This design comes from an exercise in tuning for small area on the open sky130 flow, not from production work. The RTL of this run was laid out without a check of its function. Power and IR drop assume default switching activity.

==> constraint.sdc <==
create_clock -name core_clock -period 10.0 [get_ports {clk}]
set_input_delay 2.0000 -clock core_clock [delete_from_list [all_inputs] [get_ports {clk}]]
set_output_delay 2.0000 -clock core_clock [all_outputs]
set_load 0.01 [all_outputs]
==> config.mk <==
export PLATFORM = sky130hd
export DESIGN_NAME = quick_rs232
export DESIGN_NICKNAME = quick_rs232
export VERILOG_FILES = /design/flow/design.v
export SDC_FILE = /design/flow/constraint.sdc
export NUM_CORES = 4
export LEC_CHECK = 0
export CAP_MARGIN = 20
export CORE_MARGIN = 2
export CORE_UTILIZATION = 40
export SLEW_MARGIN = 20
==> run.sh <==
#!/bin/bash
# synth_recipe.tcl (not shown) runs the flow's synth.tcl, then flattens the netlist and writes it again
# the make line also repeats each setting of config.mk as NAME=value (left out here)
make -C /OpenROAD-flow-scripts/flow DESIGN_CONFIG=/design/flow/config.mk WORK_HOME=/design/flow/orfs CLKGATE_MAP_FILE= SYNTH_SCRIPT=/design/flow/synth_recipe.tcl finish
==> design.v <==
`timescale 1ns / 1ps
module fifo #
(
    parameter FIFO_SIZE = 8,
    parameter DATA_WIDTH = 32
)
(
    input wire  clk,
    input wire  clear,
    input wire  push,
    input wire  pop,
    input wire  [DATA_WIDTH - 1:0] in_data,
    output wire [DATA_WIDTH - 1:0] out_data,
    output wire popped_last,
    output wire pushed_last
);
    reg [DATA_WIDTH - 1:0] fifo_data [FIFO_SIZE - 1 : 0];   
    reg [DATA_WIDTH - 1:0] buffer;
    reg pushed_last_value;
    reg popped_last_value;
    reg [15:0] data_count;
    reg [15:0] position;
    reg [15:0] counter;
    reg [2:0] fifo_state;
    localparam reg [2:0] INITIAL_STATE = 1;
    localparam reg [2:0] PUSH_STARTED = 2;
    localparam reg [2:0] PUSH_FINISHED = 3;
    localparam reg [2:0] POP_STARTED = 4;
    localparam reg [2:0] POP_FINISHED = 5;
    localparam reg [2:0] OPERATION_AWAITING = 6;
    assign out_data = buffer;
    assign pushed_last = pushed_last_value;
    assign popped_last = popped_last_value;
    always@ (posedge clk)
    begin
        if (clear == 1'b1)
        begin
            fifo_state = INITIAL_STATE;
            for(counter = 0; counter < FIFO_SIZE; counter = counter + 16'h01)
                fifo_data[counter] <= 0;
            position <= 0;
            data_count <= 0;    
            popped_last_value <= 1'b1;
            pushed_last_value <= 1'b0;
            buffer <= 0;
        end
        else
        begin
            case (fifo_state)
                INITIAL_STATE:
                begin
                    fifo_state = OPERATION_AWAITING;
                end
                OPERATION_AWAITING:
                begin
                    if (position == 0)
                    begin
                        popped_last_value <= 1'b1;
                    end
                    else
                    begin
                        popped_last_value <= 1'b0;
                    end
                    if(data_count == FIFO_SIZE)
                    begin
                        pushed_last_value <= 1'b1;
                    end
                    else
                    begin
                        pushed_last_value <= 1'b0;
                    end
                    if (push == 1'b1)
                    begin
                        fifo_state <= PUSH_STARTED;
                    end
                    if (pop == 1'b1)
                    begin
                       fifo_state <= POP_STARTED;
                    end
                end
                PUSH_STARTED:
                begin
                    if (data_count < FIFO_SIZE)
                    begin
                        fifo_data[position] <= in_data;
                        position <= position + 16'h01;     
                        data_count <= data_count + 16'h01;
                        fifo_state <= PUSH_FINISHED;
                        popped_last_value <= 1'b0;
                        if (position == FIFO_SIZE - 1)
                        begin
                            pushed_last_value <= 1'b1;
                        end
                    end
                    else
                    begin
                        fifo_state <= OPERATION_AWAITING;
                    end
                end
                PUSH_FINISHED:
                begin
                    if (push == 1'b0)
                    begin
                        fifo_state <= OPERATION_AWAITING;
                    end
                end
                POP_STARTED:
                begin
                    if (data_count > 0)
                    begin
                        buffer <= fifo_data[0];
                        data_count <= data_count - 16'h01;
                        pushed_last_value <= 0;
                        for(counter = 0; counter < FIFO_SIZE - 1; counter = counter + 16'h01)
                            fifo_data[counter] <= fifo_data[counter + 1];
                        fifo_data[FIFO_SIZE - 1] <= 0;
                        position <= position - 16'h01;
                        fifo_state <= POP_FINISHED;
                        pushed_last_value <= 1'b0;
                        if(position == 1)
                            popped_last_value <= 1'b1;
                    end
                    else
                    begin
                        fifo_state <= OPERATION_AWAITING;
                    end
                end
                POP_FINISHED:
                begin
                    if (pop == 1'b0)
                    begin
                        fifo_state <= OPERATION_AWAITING;
                    end
                end
            endcase
        end
    end
endmodule
module quick_rs232 #(
    parameter CLK_TICKS_PER_RS232_BIT = 434,              
    parameter DEFAULT_BYTE_LEN = 8,                       
    parameter DEFAULT_PARITY = 1,              
    parameter DEFAULT_STOP_BITS = 0,          
    parameter DEFAULT_RECV_BUFFER_LEN = 16,               
    parameter DEFAULT_FLOW_CONTROL = 0     
)
(
    input wire clk,                                       
    input wire rst,                                       
    input wire rx,                                        
    output reg tx,                                        
    input wire rts,                                       
    output reg cts,                                       
    input wire rx_read,                                   
    output reg rx_err,
    output wire [DEFAULT_BYTE_LEN-1:0] rx_data,           
    output reg rx_byte_received,                          
    input wire tx_transaction,                            
    input wire [DEFAULT_BYTE_LEN-1:0] tx_data,            
    input wire tx_data_ready,                             
    output reg tx_data_copied,                            
    output reg tx_busy                                    
);
localparam reg [3:0] IDLE_EXCHANGE_STATE = 1;
localparam reg [3:0] SYNCH_WAIT_EXCHANGE_STATE = 2;
localparam reg [3:0] SYNCH_START_EXCHANGE_STATE = 3;
localparam reg [3:0] START_BIT_EXCHANGE_STATE = 4;
localparam reg [3:0] DATA_BITS_EXCHANGE_STATE = 5;
localparam reg [3:0] PARITY_BIT_EXCHANGE_STATE = 6;
localparam reg [3:0] PARITY_BIT_ANALYZE_STATE = 7;
localparam reg [3:0] PARITY_REMANENCE_TIMEOUT_WAIT_STATE = 8;
localparam reg [3:0] STOP_BITS_EXCHANGE_STATE = 9;
localparam reg [3:0] SYNCH_STOP_EXCHANGE_STATE = 10;
localparam reg [31:0] PARITY_ANALYZE_OFFSET = 64;
reg [31:0] TICKS_PER_UART_BIT;                            
reg [31:0] HALF_TICKS_PER_UART_BIT;                       
reg [31:0] TOTAL_RX_TIMEOUT;
reg [3:0] tx_state;
reg [3:0] rx_state;
reg [DEFAULT_BYTE_LEN-1:0] tx_buffer;
reg [31:0] tx_bit_counter;
reg [31:0] tx_stop_bit_counter_limit;
reg [3:0]  tx_data_bit_counter;
reg tx_data_parity;
reg [DEFAULT_BYTE_LEN-1:0] rx_buffer;
wire rx_data_buffer_full;
reg [31:0] rx_bit_counter;
reg [31:0] rx_timeout;
reg [3:0]  rx_data_bit_counter;
reg [3:0] rx_parity_counter;
integer i;
integer j;
supply1 vcc;
supply0 gnd;
fifo #(.FIFO_SIZE(DEFAULT_RECV_BUFFER_LEN), .DATA_WIDTH(DEFAULT_BYTE_LEN)) 
rx_data_buffer (.clk(clk), .clear(rst), .push(rx_byte_received), .pop(rx_read), 
                .in_data(rx_buffer), .out_data(rx_data), .pushed_last(rx_data_buffer_full));
always @(posedge clk)
begin
    if (rst == 1'b1)
    begin
        rx_state <= IDLE_EXCHANGE_STATE;
        rx_byte_received <= 1'b0;
        rx_buffer <= 0;
        rx_bit_counter <= 0;
        rx_data_bit_counter <= 0;
        rx_err <= 1'b0;
        TICKS_PER_UART_BIT <= CLK_TICKS_PER_RS232_BIT;
        HALF_TICKS_PER_UART_BIT <= CLK_TICKS_PER_RS232_BIT / 2;
        j <= 0;
        TOTAL_RX_TIMEOUT <= 6400;  
        rx_timeout <= 0;
        rx_parity_counter <= 4'b0000;
    end
    else
    begin
        if (rx_state > SYNCH_START_EXCHANGE_STATE)
        begin
            rx_timeout <= rx_timeout + 1;
        end
        if (rx_timeout == TOTAL_RX_TIMEOUT)
        begin
            rx_state <= SYNCH_WAIT_EXCHANGE_STATE;
        end
        case (rx_state)
            IDLE_EXCHANGE_STATE:
            begin
                rx_state <= SYNCH_WAIT_EXCHANGE_STATE;
                cts <= 1'b0;
                rx_parity_counter <= 4'b0000;
            end
            SYNCH_WAIT_EXCHANGE_STATE:
            begin
                rx_err <= 1'b0;
                if (DEFAULT_FLOW_CONTROL == 0)
                begin
                    rx_state <= SYNCH_START_EXCHANGE_STATE;
                end
                else
                begin
                    if (rts == 1'b1)
                    begin
                        if(rx_data_buffer_full == 1'b0)
                        begin
                            cts <= 1'b1;
                            rx_state <= SYNCH_START_EXCHANGE_STATE;
                        end
                        else
                        begin
                            cts <= 1'b0;
                        end
                    end
                end
            end
            SYNCH_START_EXCHANGE_STATE:
            begin
                if (rx == 1'b0)
                begin
                    rx_timeout <= 0;
                    rx_state <= START_BIT_EXCHANGE_STATE;
                    rx_bit_counter <= 0;
                end
            end
            START_BIT_EXCHANGE_STATE:
            begin
                rx_bit_counter <= rx_bit_counter + 1;
                if (rx_bit_counter == TICKS_PER_UART_BIT)
                begin
                   rx_state <= DATA_BITS_EXCHANGE_STATE;
                   rx_bit_counter <= 0;
                   rx_data_bit_counter <= 0;
                   rx_parity_counter <= 4'b0000;
                end
            end
            DATA_BITS_EXCHANGE_STATE:
            begin
                rx_bit_counter <= rx_bit_counter + 1;
                if (rx_data_bit_counter == DEFAULT_BYTE_LEN)
                begin
                    rx_bit_counter <= 0;
                    rx_data_bit_counter <= 0;
                    rx_state <= PARITY_BIT_EXCHANGE_STATE;
                end
                else
                begin
                    if (rx_bit_counter == TICKS_PER_UART_BIT - 64)   
                    begin
                        rx_buffer[rx_data_bit_counter] <= rx;
                        if (rx == 1'b1)
                            rx_parity_counter <= rx_parity_counter + 4'b0001;
                    end
                    if (rx_bit_counter == TICKS_PER_UART_BIT)
                    begin
                        rx_bit_counter <= 0;
                        rx_data_bit_counter <= rx_data_bit_counter + 4'b0001;
                    end
                end
            end
            PARITY_BIT_EXCHANGE_STATE:
            begin
                rx_bit_counter <= rx_bit_counter + 1;
                if (rx_bit_counter == TICKS_PER_UART_BIT - PARITY_ANALYZE_OFFSET)
                begin
                    case (DEFAULT_PARITY)
                        0:
                        begin
                            rx_state <= PARITY_REMANENCE_TIMEOUT_WAIT_STATE;
                        end
                        3:
                        begin
                            if (rx != 1'b1)
                            begin
                                rx_err <= 1'b1;
                                rx_state <= PARITY_REMANENCE_TIMEOUT_WAIT_STATE;
                            end
                        end
                        4:
                        begin
                            if (rx != 1'b0)
                            begin
                                rx_err <= 1'b1;
                                rx_state <= PARITY_REMANENCE_TIMEOUT_WAIT_STATE;
                            end
                        end
                        default:
                        begin
                            rx_state <= PARITY_BIT_ANALYZE_STATE;
                        end
                    endcase
                end
            end
            PARITY_BIT_ANALYZE_STATE:
            begin
                if (DEFAULT_PARITY == 1)
                begin
                    if (rx_parity_counter[0] == 1'b1)   
                    begin
                        if (rx == 1'b1)
                            rx_err <= 1'b0;
                        else
                            rx_err <= 1'b1;
                    end
                    else                             
                    begin
                        if (rx == 1'b0) 
                            rx_err <= 1'b0;
                        else
                            rx_err <= 1'b1;
                    end
                end
                else
                begin
                    if (rx_parity_counter[0] == 1'b1)   
                    begin
                        if (rx == 1'b0)
                            rx_err <= 1'b0;
                        else
                            rx_err <= 1'b1;
                    end
                    else                             
                    begin
                        if (rx == 1'b1) 
                            rx_err <= 1'b0;
                        else
                            rx_err <= 1'b1;
                    end
                end
                rx_state <= PARITY_REMANENCE_TIMEOUT_WAIT_STATE;
            end
            PARITY_REMANENCE_TIMEOUT_WAIT_STATE:
            begin
                rx_bit_counter <= rx_bit_counter + 1;
                if (rx_bit_counter == TICKS_PER_UART_BIT + 1)
                begin
                    rx_bit_counter <= 0;
                    rx_state <= STOP_BITS_EXCHANGE_STATE;
                end
                if (rx_err == 1'b0)
                begin
                    rx_byte_received <= 1'b1;
                end
            end
            STOP_BITS_EXCHANGE_STATE:
            begin
                if (rx == 1'b1)
                begin
                    rx_state <= SYNCH_STOP_EXCHANGE_STATE;
                end
            end
            SYNCH_STOP_EXCHANGE_STATE:
            begin
                rx_state <= SYNCH_WAIT_EXCHANGE_STATE;
                rx_byte_received <= 1'b0;
                rx_err <= 1'b0;
            end
        endcase
    end
end
always @(posedge clk)
begin
    if (rst == 1'b1)
    begin
        tx_state <= IDLE_EXCHANGE_STATE;
        tx_data_copied <= 1'b0;
        tx_busy <= 1'b0;
        tx_buffer <= 0;
        tx_bit_counter <= 0;
        tx <= 1'b1;                        
        tx_data_bit_counter <= 4'b0000;    
        tx_data_parity <= 1'b0;
        tx_stop_bit_counter_limit <= 0;
        i <= 0;
    end
    else
    begin
        case (tx_state)
            IDLE_EXCHANGE_STATE:
            begin
                if (tx_transaction == 1'b1)
                begin
                    tx_state <= SYNCH_WAIT_EXCHANGE_STATE;
                    tx_buffer <= 0;
                    tx_data_copied <= 1'b0;
                    tx_busy <= 1'b0;
                    tx_bit_counter <= 0;
                    tx <= 1'b1;    
                    tx_data_parity <= 1'b0;
                    case (DEFAULT_STOP_BITS)
                        default:
                        begin
                            tx_stop_bit_counter_limit <= TICKS_PER_UART_BIT;
                        end
                        1:
                        begin
                            tx_stop_bit_counter_limit <= TICKS_PER_UART_BIT + HALF_TICKS_PER_UART_BIT;
                        end
                        2:
                        begin
                            tx_stop_bit_counter_limit <= TICKS_PER_UART_BIT + TICKS_PER_UART_BIT;
                        end
                    endcase
                end
                else
                begin
                end
            end
            SYNCH_WAIT_EXCHANGE_STATE:
            begin
                if (DEFAULT_FLOW_CONTROL == 0)
                begin
                    tx_state <= SYNCH_START_EXCHANGE_STATE;
                end
                else
                begin
                    if (DEFAULT_FLOW_CONTROL == 1)
                    begin
                        tx_state <= SYNCH_START_EXCHANGE_STATE;
                    end
                end
            end
            SYNCH_START_EXCHANGE_STATE:
            begin
                if (tx_data_ready == 1'b1)
                begin
                    tx_state <= START_BIT_EXCHANGE_STATE;
                    tx_buffer <= tx_data;
                    tx_data_copied <= 1'b1;
                    tx_busy <= 1'b1;
                    tx_data_bit_counter <=4'b0000;       
                end
                if (tx_transaction == 1'b0)
                begin
                    tx_state <= IDLE_EXCHANGE_STATE;
                end
            end
            START_BIT_EXCHANGE_STATE:
            begin
                tx <= 1'b0;
                tx_bit_counter <= tx_bit_counter + 1;
                if (tx_bit_counter >= TICKS_PER_UART_BIT)
                begin
                    tx_bit_counter <= 0;
                    tx_data_bit_counter <= 0;
                    tx_state <= DATA_BITS_EXCHANGE_STATE;
                end
            end
            DATA_BITS_EXCHANGE_STATE:
            begin
                if (tx_data_bit_counter == DEFAULT_BYTE_LEN)
                begin
                    tx_state <= PARITY_BIT_EXCHANGE_STATE;
                    tx_data_copied <= 1'b0;
                end
                else
                begin
                    tx <= tx_buffer[tx_data_bit_counter];
                    tx_bit_counter <= tx_bit_counter + 1;
                    if (tx_bit_counter >= TICKS_PER_UART_BIT)
                    begin
                        tx_bit_counter <= 0;
                        tx_data_bit_counter <= tx_data_bit_counter + 4'b0001;
                        if (tx_data_bit_counter == 0)
                        begin
                           tx_data_parity <= tx_buffer[0];
                        end
                        else
                        begin
                            tx_data_parity <= tx_data_parity ^ tx_buffer[tx_data_bit_counter];
                        end
                    end
                end
            end
            PARITY_BIT_EXCHANGE_STATE:
            begin
                if (tx_bit_counter == 0)
                begin
                    case (DEFAULT_PARITY)
                        0:
                        begin
                            tx_state <= STOP_BITS_EXCHANGE_STATE;
                        end
                        3:
                        begin
                            tx <= 1'b1;
                        end
                        4:
                        begin
                            tx <= 1'b0;
                        end
                        1:
                        begin
                            if (tx_data_parity == 1'b1)
                            begin
                                tx <= 1'b1;
                            end
                            else
                            begin
                                tx <= 1'b0;
                            end
                        end
                        2:
                        begin
                            if (tx_data_parity == 1'b1)
                            begin
                                tx <= 1'b0;
                            end
                            else
                            begin
                                tx <= 1'b1;
                            end
                        end
                    endcase
                end
                if (DEFAULT_PARITY != 0)
                begin
                    tx_bit_counter <= tx_bit_counter + 1;
                    if (tx_bit_counter == 1)
                    begin
                        if (DEFAULT_PARITY == 1)
                            tx <= tx_data_parity == 1'b0 ? 1'b0: 1'b1;
                        if (DEFAULT_PARITY == 2)
                            tx <= tx_data_parity == 1'b0 ? 1'b1: 1'b0;
                    end
                    if (tx_bit_counter == TICKS_PER_UART_BIT)
                    begin
                        tx_bit_counter <= 0;
                        tx_state <= STOP_BITS_EXCHANGE_STATE;
                    end
                end
            end
            STOP_BITS_EXCHANGE_STATE:
            begin
                tx <= 1'b1;
                tx_bit_counter <= tx_bit_counter + 1;
                if (tx_bit_counter >= tx_stop_bit_counter_limit)
                begin
                    tx_bit_counter <= 0;
                    tx_state <= SYNCH_STOP_EXCHANGE_STATE;
                end
            end
            SYNCH_STOP_EXCHANGE_STATE:
            begin
                tx_busy <= 1'b0;
                tx_state <= IDLE_EXCHANGE_STATE;
            end
        endcase
    end
end
endmodule
==> images/metal_density.png <==
Scale: 2 px per um. The die is cut into 39 by 39 equal tiles; dark blue is low, red is high, scaled to the fullest tile. Values are wire area over tile area, all layers added.
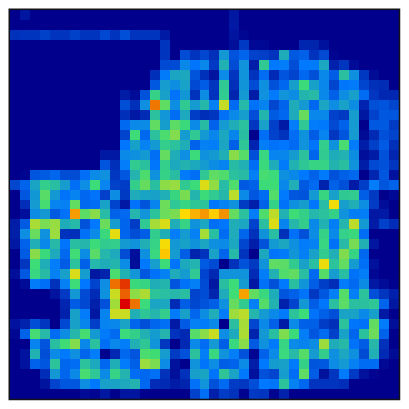
nearly empty tiles: 26%
fullest tile: 0.56
tiles over half the peak: 7.8%
emptiest ninth of the die: top left
densest ninth of the die: middle
mean over tiles: 0.12
Overall Global Routing Usage: 0.156
Routed WL per cell: 14.7 um
final wirelength: 29400 um

==> images/io_fan.png <==
Scale: 3 px per um.
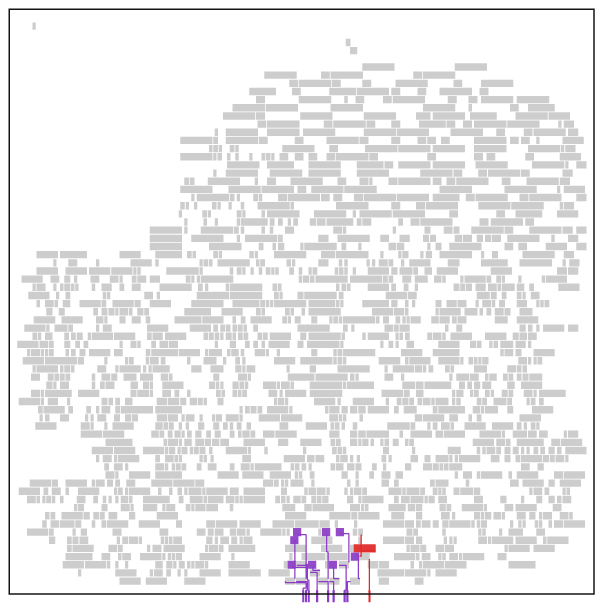
legend:
  red:
    port: tx_data_copied
    bits: 1
    direction: output
    edge: bottom
    end_cells: 1
    buffers: 1
    wire: 23.2 um
  purple:
    port: tx_data
    bits: 8
    direction: input
    edge: bottom
    end_cells: 8
    buffers: 8
    wire: 152 um
PortBufs: 26
Ports: 29

==> images/placement_by_type.png <==
Scale: 2 px per um.
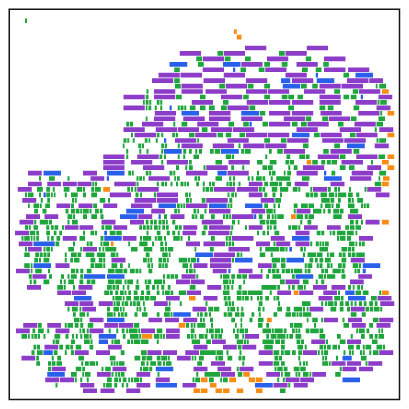
legend:
  purple:
    class: flops
    cells: 295
    share_of_their_area: 46%
  orange:
    class: other buffers and delay cells
    cells: 33
    share_of_their_area: 2.0%
  blue:
    class: clock drivers and dummy loads
    cells: 62
    share_of_their_area: 7.4%
  green:
    class: combinational and other logic
    cells: 1155
    share_of_their_area: 45%
share of the core filled with cells: 0.455
Final Cell Area: 0.0162 mm2
sequential cell area share: 0.443
core outline area: 0.0357 mm2

==> metrics.md <==
| Metric | Value |
|---|---|
| Status | `timing/DRC/antenna clean` |
| Reg2reg path depth | `12` |
| Worst-path fanout max | `75` |
| FF/Latch Area | `0.00719 mm2` |
| Fin. Hold Viols | `0` |
| Post-Syn Area per Cell | `9.43 um2` |
| Hold_buf cts | `0` |
| Hold Slack | `477 ps` |
| Leak pwr | `5.86 nW` |
| Met2 routed WL | `13400 um` |
| CTS tree | `done` |
| Ys async rst share | `0` |
| Placer congestion estimate | `approximately 0.76` |
| Compound-Gate Fraction of Synth Area | `0.151` |
| Synth area leader | `edfxtp_1` |
| Most frequent cells in the layout | `nor2_1, nand2_1, dfxtp_1` |
| Setup TNS | `0 ps` |
| Final ANT Viol Nets | `0` |
| # setup viols final | `0` |
| CP Launch Type | `input pin` |
| Largest family of logic cells by synthesized area | `simple AND/OR/NAND/NOR gates` |
| Pin count of the biggest net entering global routing | `81` |
| Nets@finish | `1571` |
| Pwr/cell area | `190 mW/mm2` |
| R2R Setup Slk | `6230 ps` |
| Full die area | `about 0.038 mm2` |
| Mux cell area share after synthesis | `0.0162` |
| Clk pin slew, worst setup/hold paths | `60 ps` |
| Starting density of the core | `0.407` |
| Commonest non-fill, non-tap cell in the layout | `nor2_1` |
| First-pass DRT Iterations | `24` |
| Fill count | `3350` |
| Syn Inst Count | `1539` |
| Final worst-path cycle share | `0.474` |
| Slowest stage delay, CP | `840 ps` |
| Setup ws final | `roughly 5300 ps` |
| Routed via count | `10.9k` |
| Vias in the first global route | `10.3k` |
| Fmax | `0.211 GHz` |
| DRT met1 WL | `14300 um` |
| Crit path kind | `in2reg` |
| Synth Area in Adders | `0.0329` |
| Die extent in x | `194 um` |
| Seq/Total Area, Yosys | `0.495` |
| Top cell family by delay on the critical path | `buffers and inverters` |
| HPWL after DPL | `19500 um` |
| Clock skew | `18.4 ps` |
| Multi-input gate area in the final layout | `0.00682 mm2` |
| Slew HR | `0.277` |
| Ys Warns | `2` |
| FF+latch count, synth | `295` |
| First-pass GRT wire length | `50100 um` |
| # H-tree levels | `2` |
| Slew Limit Fails | `0` |
| Min-Delay Path Class | `reg2reg` |
| Post-CTS resize count | `0` |
| Synth top area share | `0.265` |
| DR DRC count | `0` |
| R2r startpoint | `rx_data_buffer.fifo_state[0]$_SDFFE_PP1P_` |
| Initial antenna violation count | `0` |
| Layout cell share with drive strength beyond 1 | `0.0524` |
| Min cycle time layout | `between 4000 and 5000 ps` |
| Hold EP | `rx_data_buffer.buffer[4]$_SDFFE_PP0P_` |
| # rows | `between 60 and 70` |
| Top_reg_cell synth | `dfxtp_1` |
| Area share of and/or/nand/nor cells after synthesis | `0.210` |
| Clock Latency Late Sink | `520 ps` |
| Worst path bufs/invs | `3` |
| Diode count | `0` |
| Slew @ Worst Pin | `1070 ps` |
| Arrival @ worst endpoint | `4830 ps` |
| Post-Synthesis Net Count | `1591` |
| RSZ-0062 raised after global routing | `false` |
| FF-to-FF End | `rx_data_buffer.data_count[15]$_SDFFE_PP0P_` |
| Setup repair bufs after CTS | `0` |
| Total clock sinks | `~300` |
| Worst EP required | `10100 ps` |
| Max Root-Sink Buffers | `3` |
| Total power | `around 3.1 mW` |
| CTS root buffer | `clkbuf_16` |
| Sequence of cells on the critical path | `buf_2, buf_4, inv_2, and2_0, o21ai_0` |
| Max Cap Violations | `0` |
| Hold path cells | `2` |
| Post-synth cell types | `slightly below 80` |
| Layout area overhead | `11.8%` |
| Vias per cell | `5.41` |
| Dpl ws | `4700 ps` |
| Synth top area cells | `edfxtp_1, dfxtp_1, nor2_1, a22o_1, nand2_1` |
| Grt ovf | `0` |
| Die Y | `194 um` |
| DR iter-0 viols | `539` |
| Num CTS Buffers | `34` |
| EDFF count, synth | `128` |
| Synth Area in XOR/XNOR | `0.0592` |
| Slowest CP cell | `inv_2` |
| Peak VDD IR | `0.000110 V` |
| Mapped Area | `about 0.015 mm2` |
| Metal3 WL | `1100 um` |
| Dpl cell area | `0.0150 mm2` |
| CP endpoint kind | `flip-flop` |
| Worst hold path startpoint | `rx_data_buffer.fifo_data[0][4]$_DFFE_PP_` |
| Uppermost layer routed | `met4` |
worst register-to-register path, stage by stage, from the launching register on:
cell       delay, ps
dfxtp_1          380
nor2_1           130
nand2_1          160
inv_1            530
ha_1             430
a21o_1           220
a2111oi_0        430
a31oi_1          200
a41o_1           290
o41ai_1          390
mux2i_1          270
xnor2_1          130
nor2_1            50
where the power goes:
part / switching [mW] / internal [mW] / total (mW) / leakage, nW
logic: 0.245 / 0.143 / 0.388 / 2.62
registers: 0.0694 / 1.34 / 1.41 / 2.67
clock network: 0.482 / 0.798 / 1.28 / 0.569
registers in the layout, summed over array words and instances (netlist names), 3 cells and up:
signal	cells
tx_buffer	8
rx_state	4
tx_bit_counter	32
rx_buffer	8
rx_timeout	32
rx_data_buffer.buffer	8
tx_data_bit_counter	4
rx_bit_counter	32
tx_state	4
rx_data_buffer.data_count	16
rx_data_buffer.fifo_state	3
rx_data_buffer.fifo_data	128
rx_data_buffer.position	4
rx_data_bit_counter	4
final cells by class:
class,instances,area share
Clock buffer,55,0.0650
Clock inverter,7,0.00671
Tap cell,461,0.0356
Timing Repair Buffer,33,0.0193
Sequential cell,295,0.443
Multi-Input combinational cell,1114,0.421
Inverter,41,0.00949
worst max path at each step:
stage,from,endpoint,slack (ps),cells after the start
2_1_floorplan,rx,rx_bit_counter[11]$_SDFFE_PP0P_,6110,10
3_3_place_gp,rst,rx_data_buffer.fifo_data[13][4]$_DFFE_PP_,4670,5
3_5_place_dp,rst,rx_data_buffer.fifo_data[14][1]$_DFFE_PP_,4700,5
4_1_cts,rst,rx_data_buffer.fifo_data[14][7]$_DFFE_PP_,5240,5
5_1_grt,rst,rx_data_buffer.fifo_data[15][7]$_SDFFCE_PN0P_,5040,5
6_report,rst,rx_data_buffer.fifo_data[15][2]$_SDFFCE_PN0P_,5260,5
cells in the mapped netlist (25+ instances only):
master    count
inv_1        41
nand3_1      52
o21ai_0      84
edfxtp_1    128
a22o_1       83
nor2_1      197
ha_1         35
nor4_1       25
dfxtp_1     167
nand2_1     185
a21oi_1      71
xnor2_1      48
xor2_1       50
clkbuf_1     65
metrics by stage:
step,cells,utilization
floorplan,1539,-
CTS,2005,0.454
global route,2006,0.455
global placement,1942,0.422
detailed placement,1943,0.422
finish,2006,0.455
per-layer routing:
metal / track usage / vias to the layer above
met1: 0.212 / 5148
met2: 0.253 / 181
li1: - / 5485
met5: 0 / -
met4: 0.0507 / 0
met3: 0.0276 / 48
cell families after synthesis:
family | after synthesis
AND/OR/NAND/NOR | 634
AO/OA/AOI/OAI | 323
flip-flops | 295
buffers and inverters | 130
XOR/XNOR | 98
adder cells (fa/ha/maj) | 37
multiplexers | 21
other | 1

-- afterwards: timing with drivers on the ports --
The flow's constraints put no driver on any port. The routed layout listed below was extracted and timed again, unchanged, in two steps.
Step 1 sets driving cells, clkbuf_16 on the clock port and buf_2 on the other inputs (assumed; they add their load-dependent delay and slew).
Step 2 moves the port delays by t, midway between the first and last clock arrival at a register: inputs arrive t later, outputs are due t later. That takes back most of the time a late clock gives input paths.
Slacks: ideal ports / drivers / drivers and shift; pairs: ideal ports / drivers.
t, ns: 0.562
setup WS [ns]: 5.261 / 5.292 / 4.730
slew at the worst register clock pin (ns): 0.06 / 0.06
After both steps setup and hold are still met in this run. For this run, drivers alone change the setup slack by +0.031 ns; drivers and shift together by -0.531 ns.
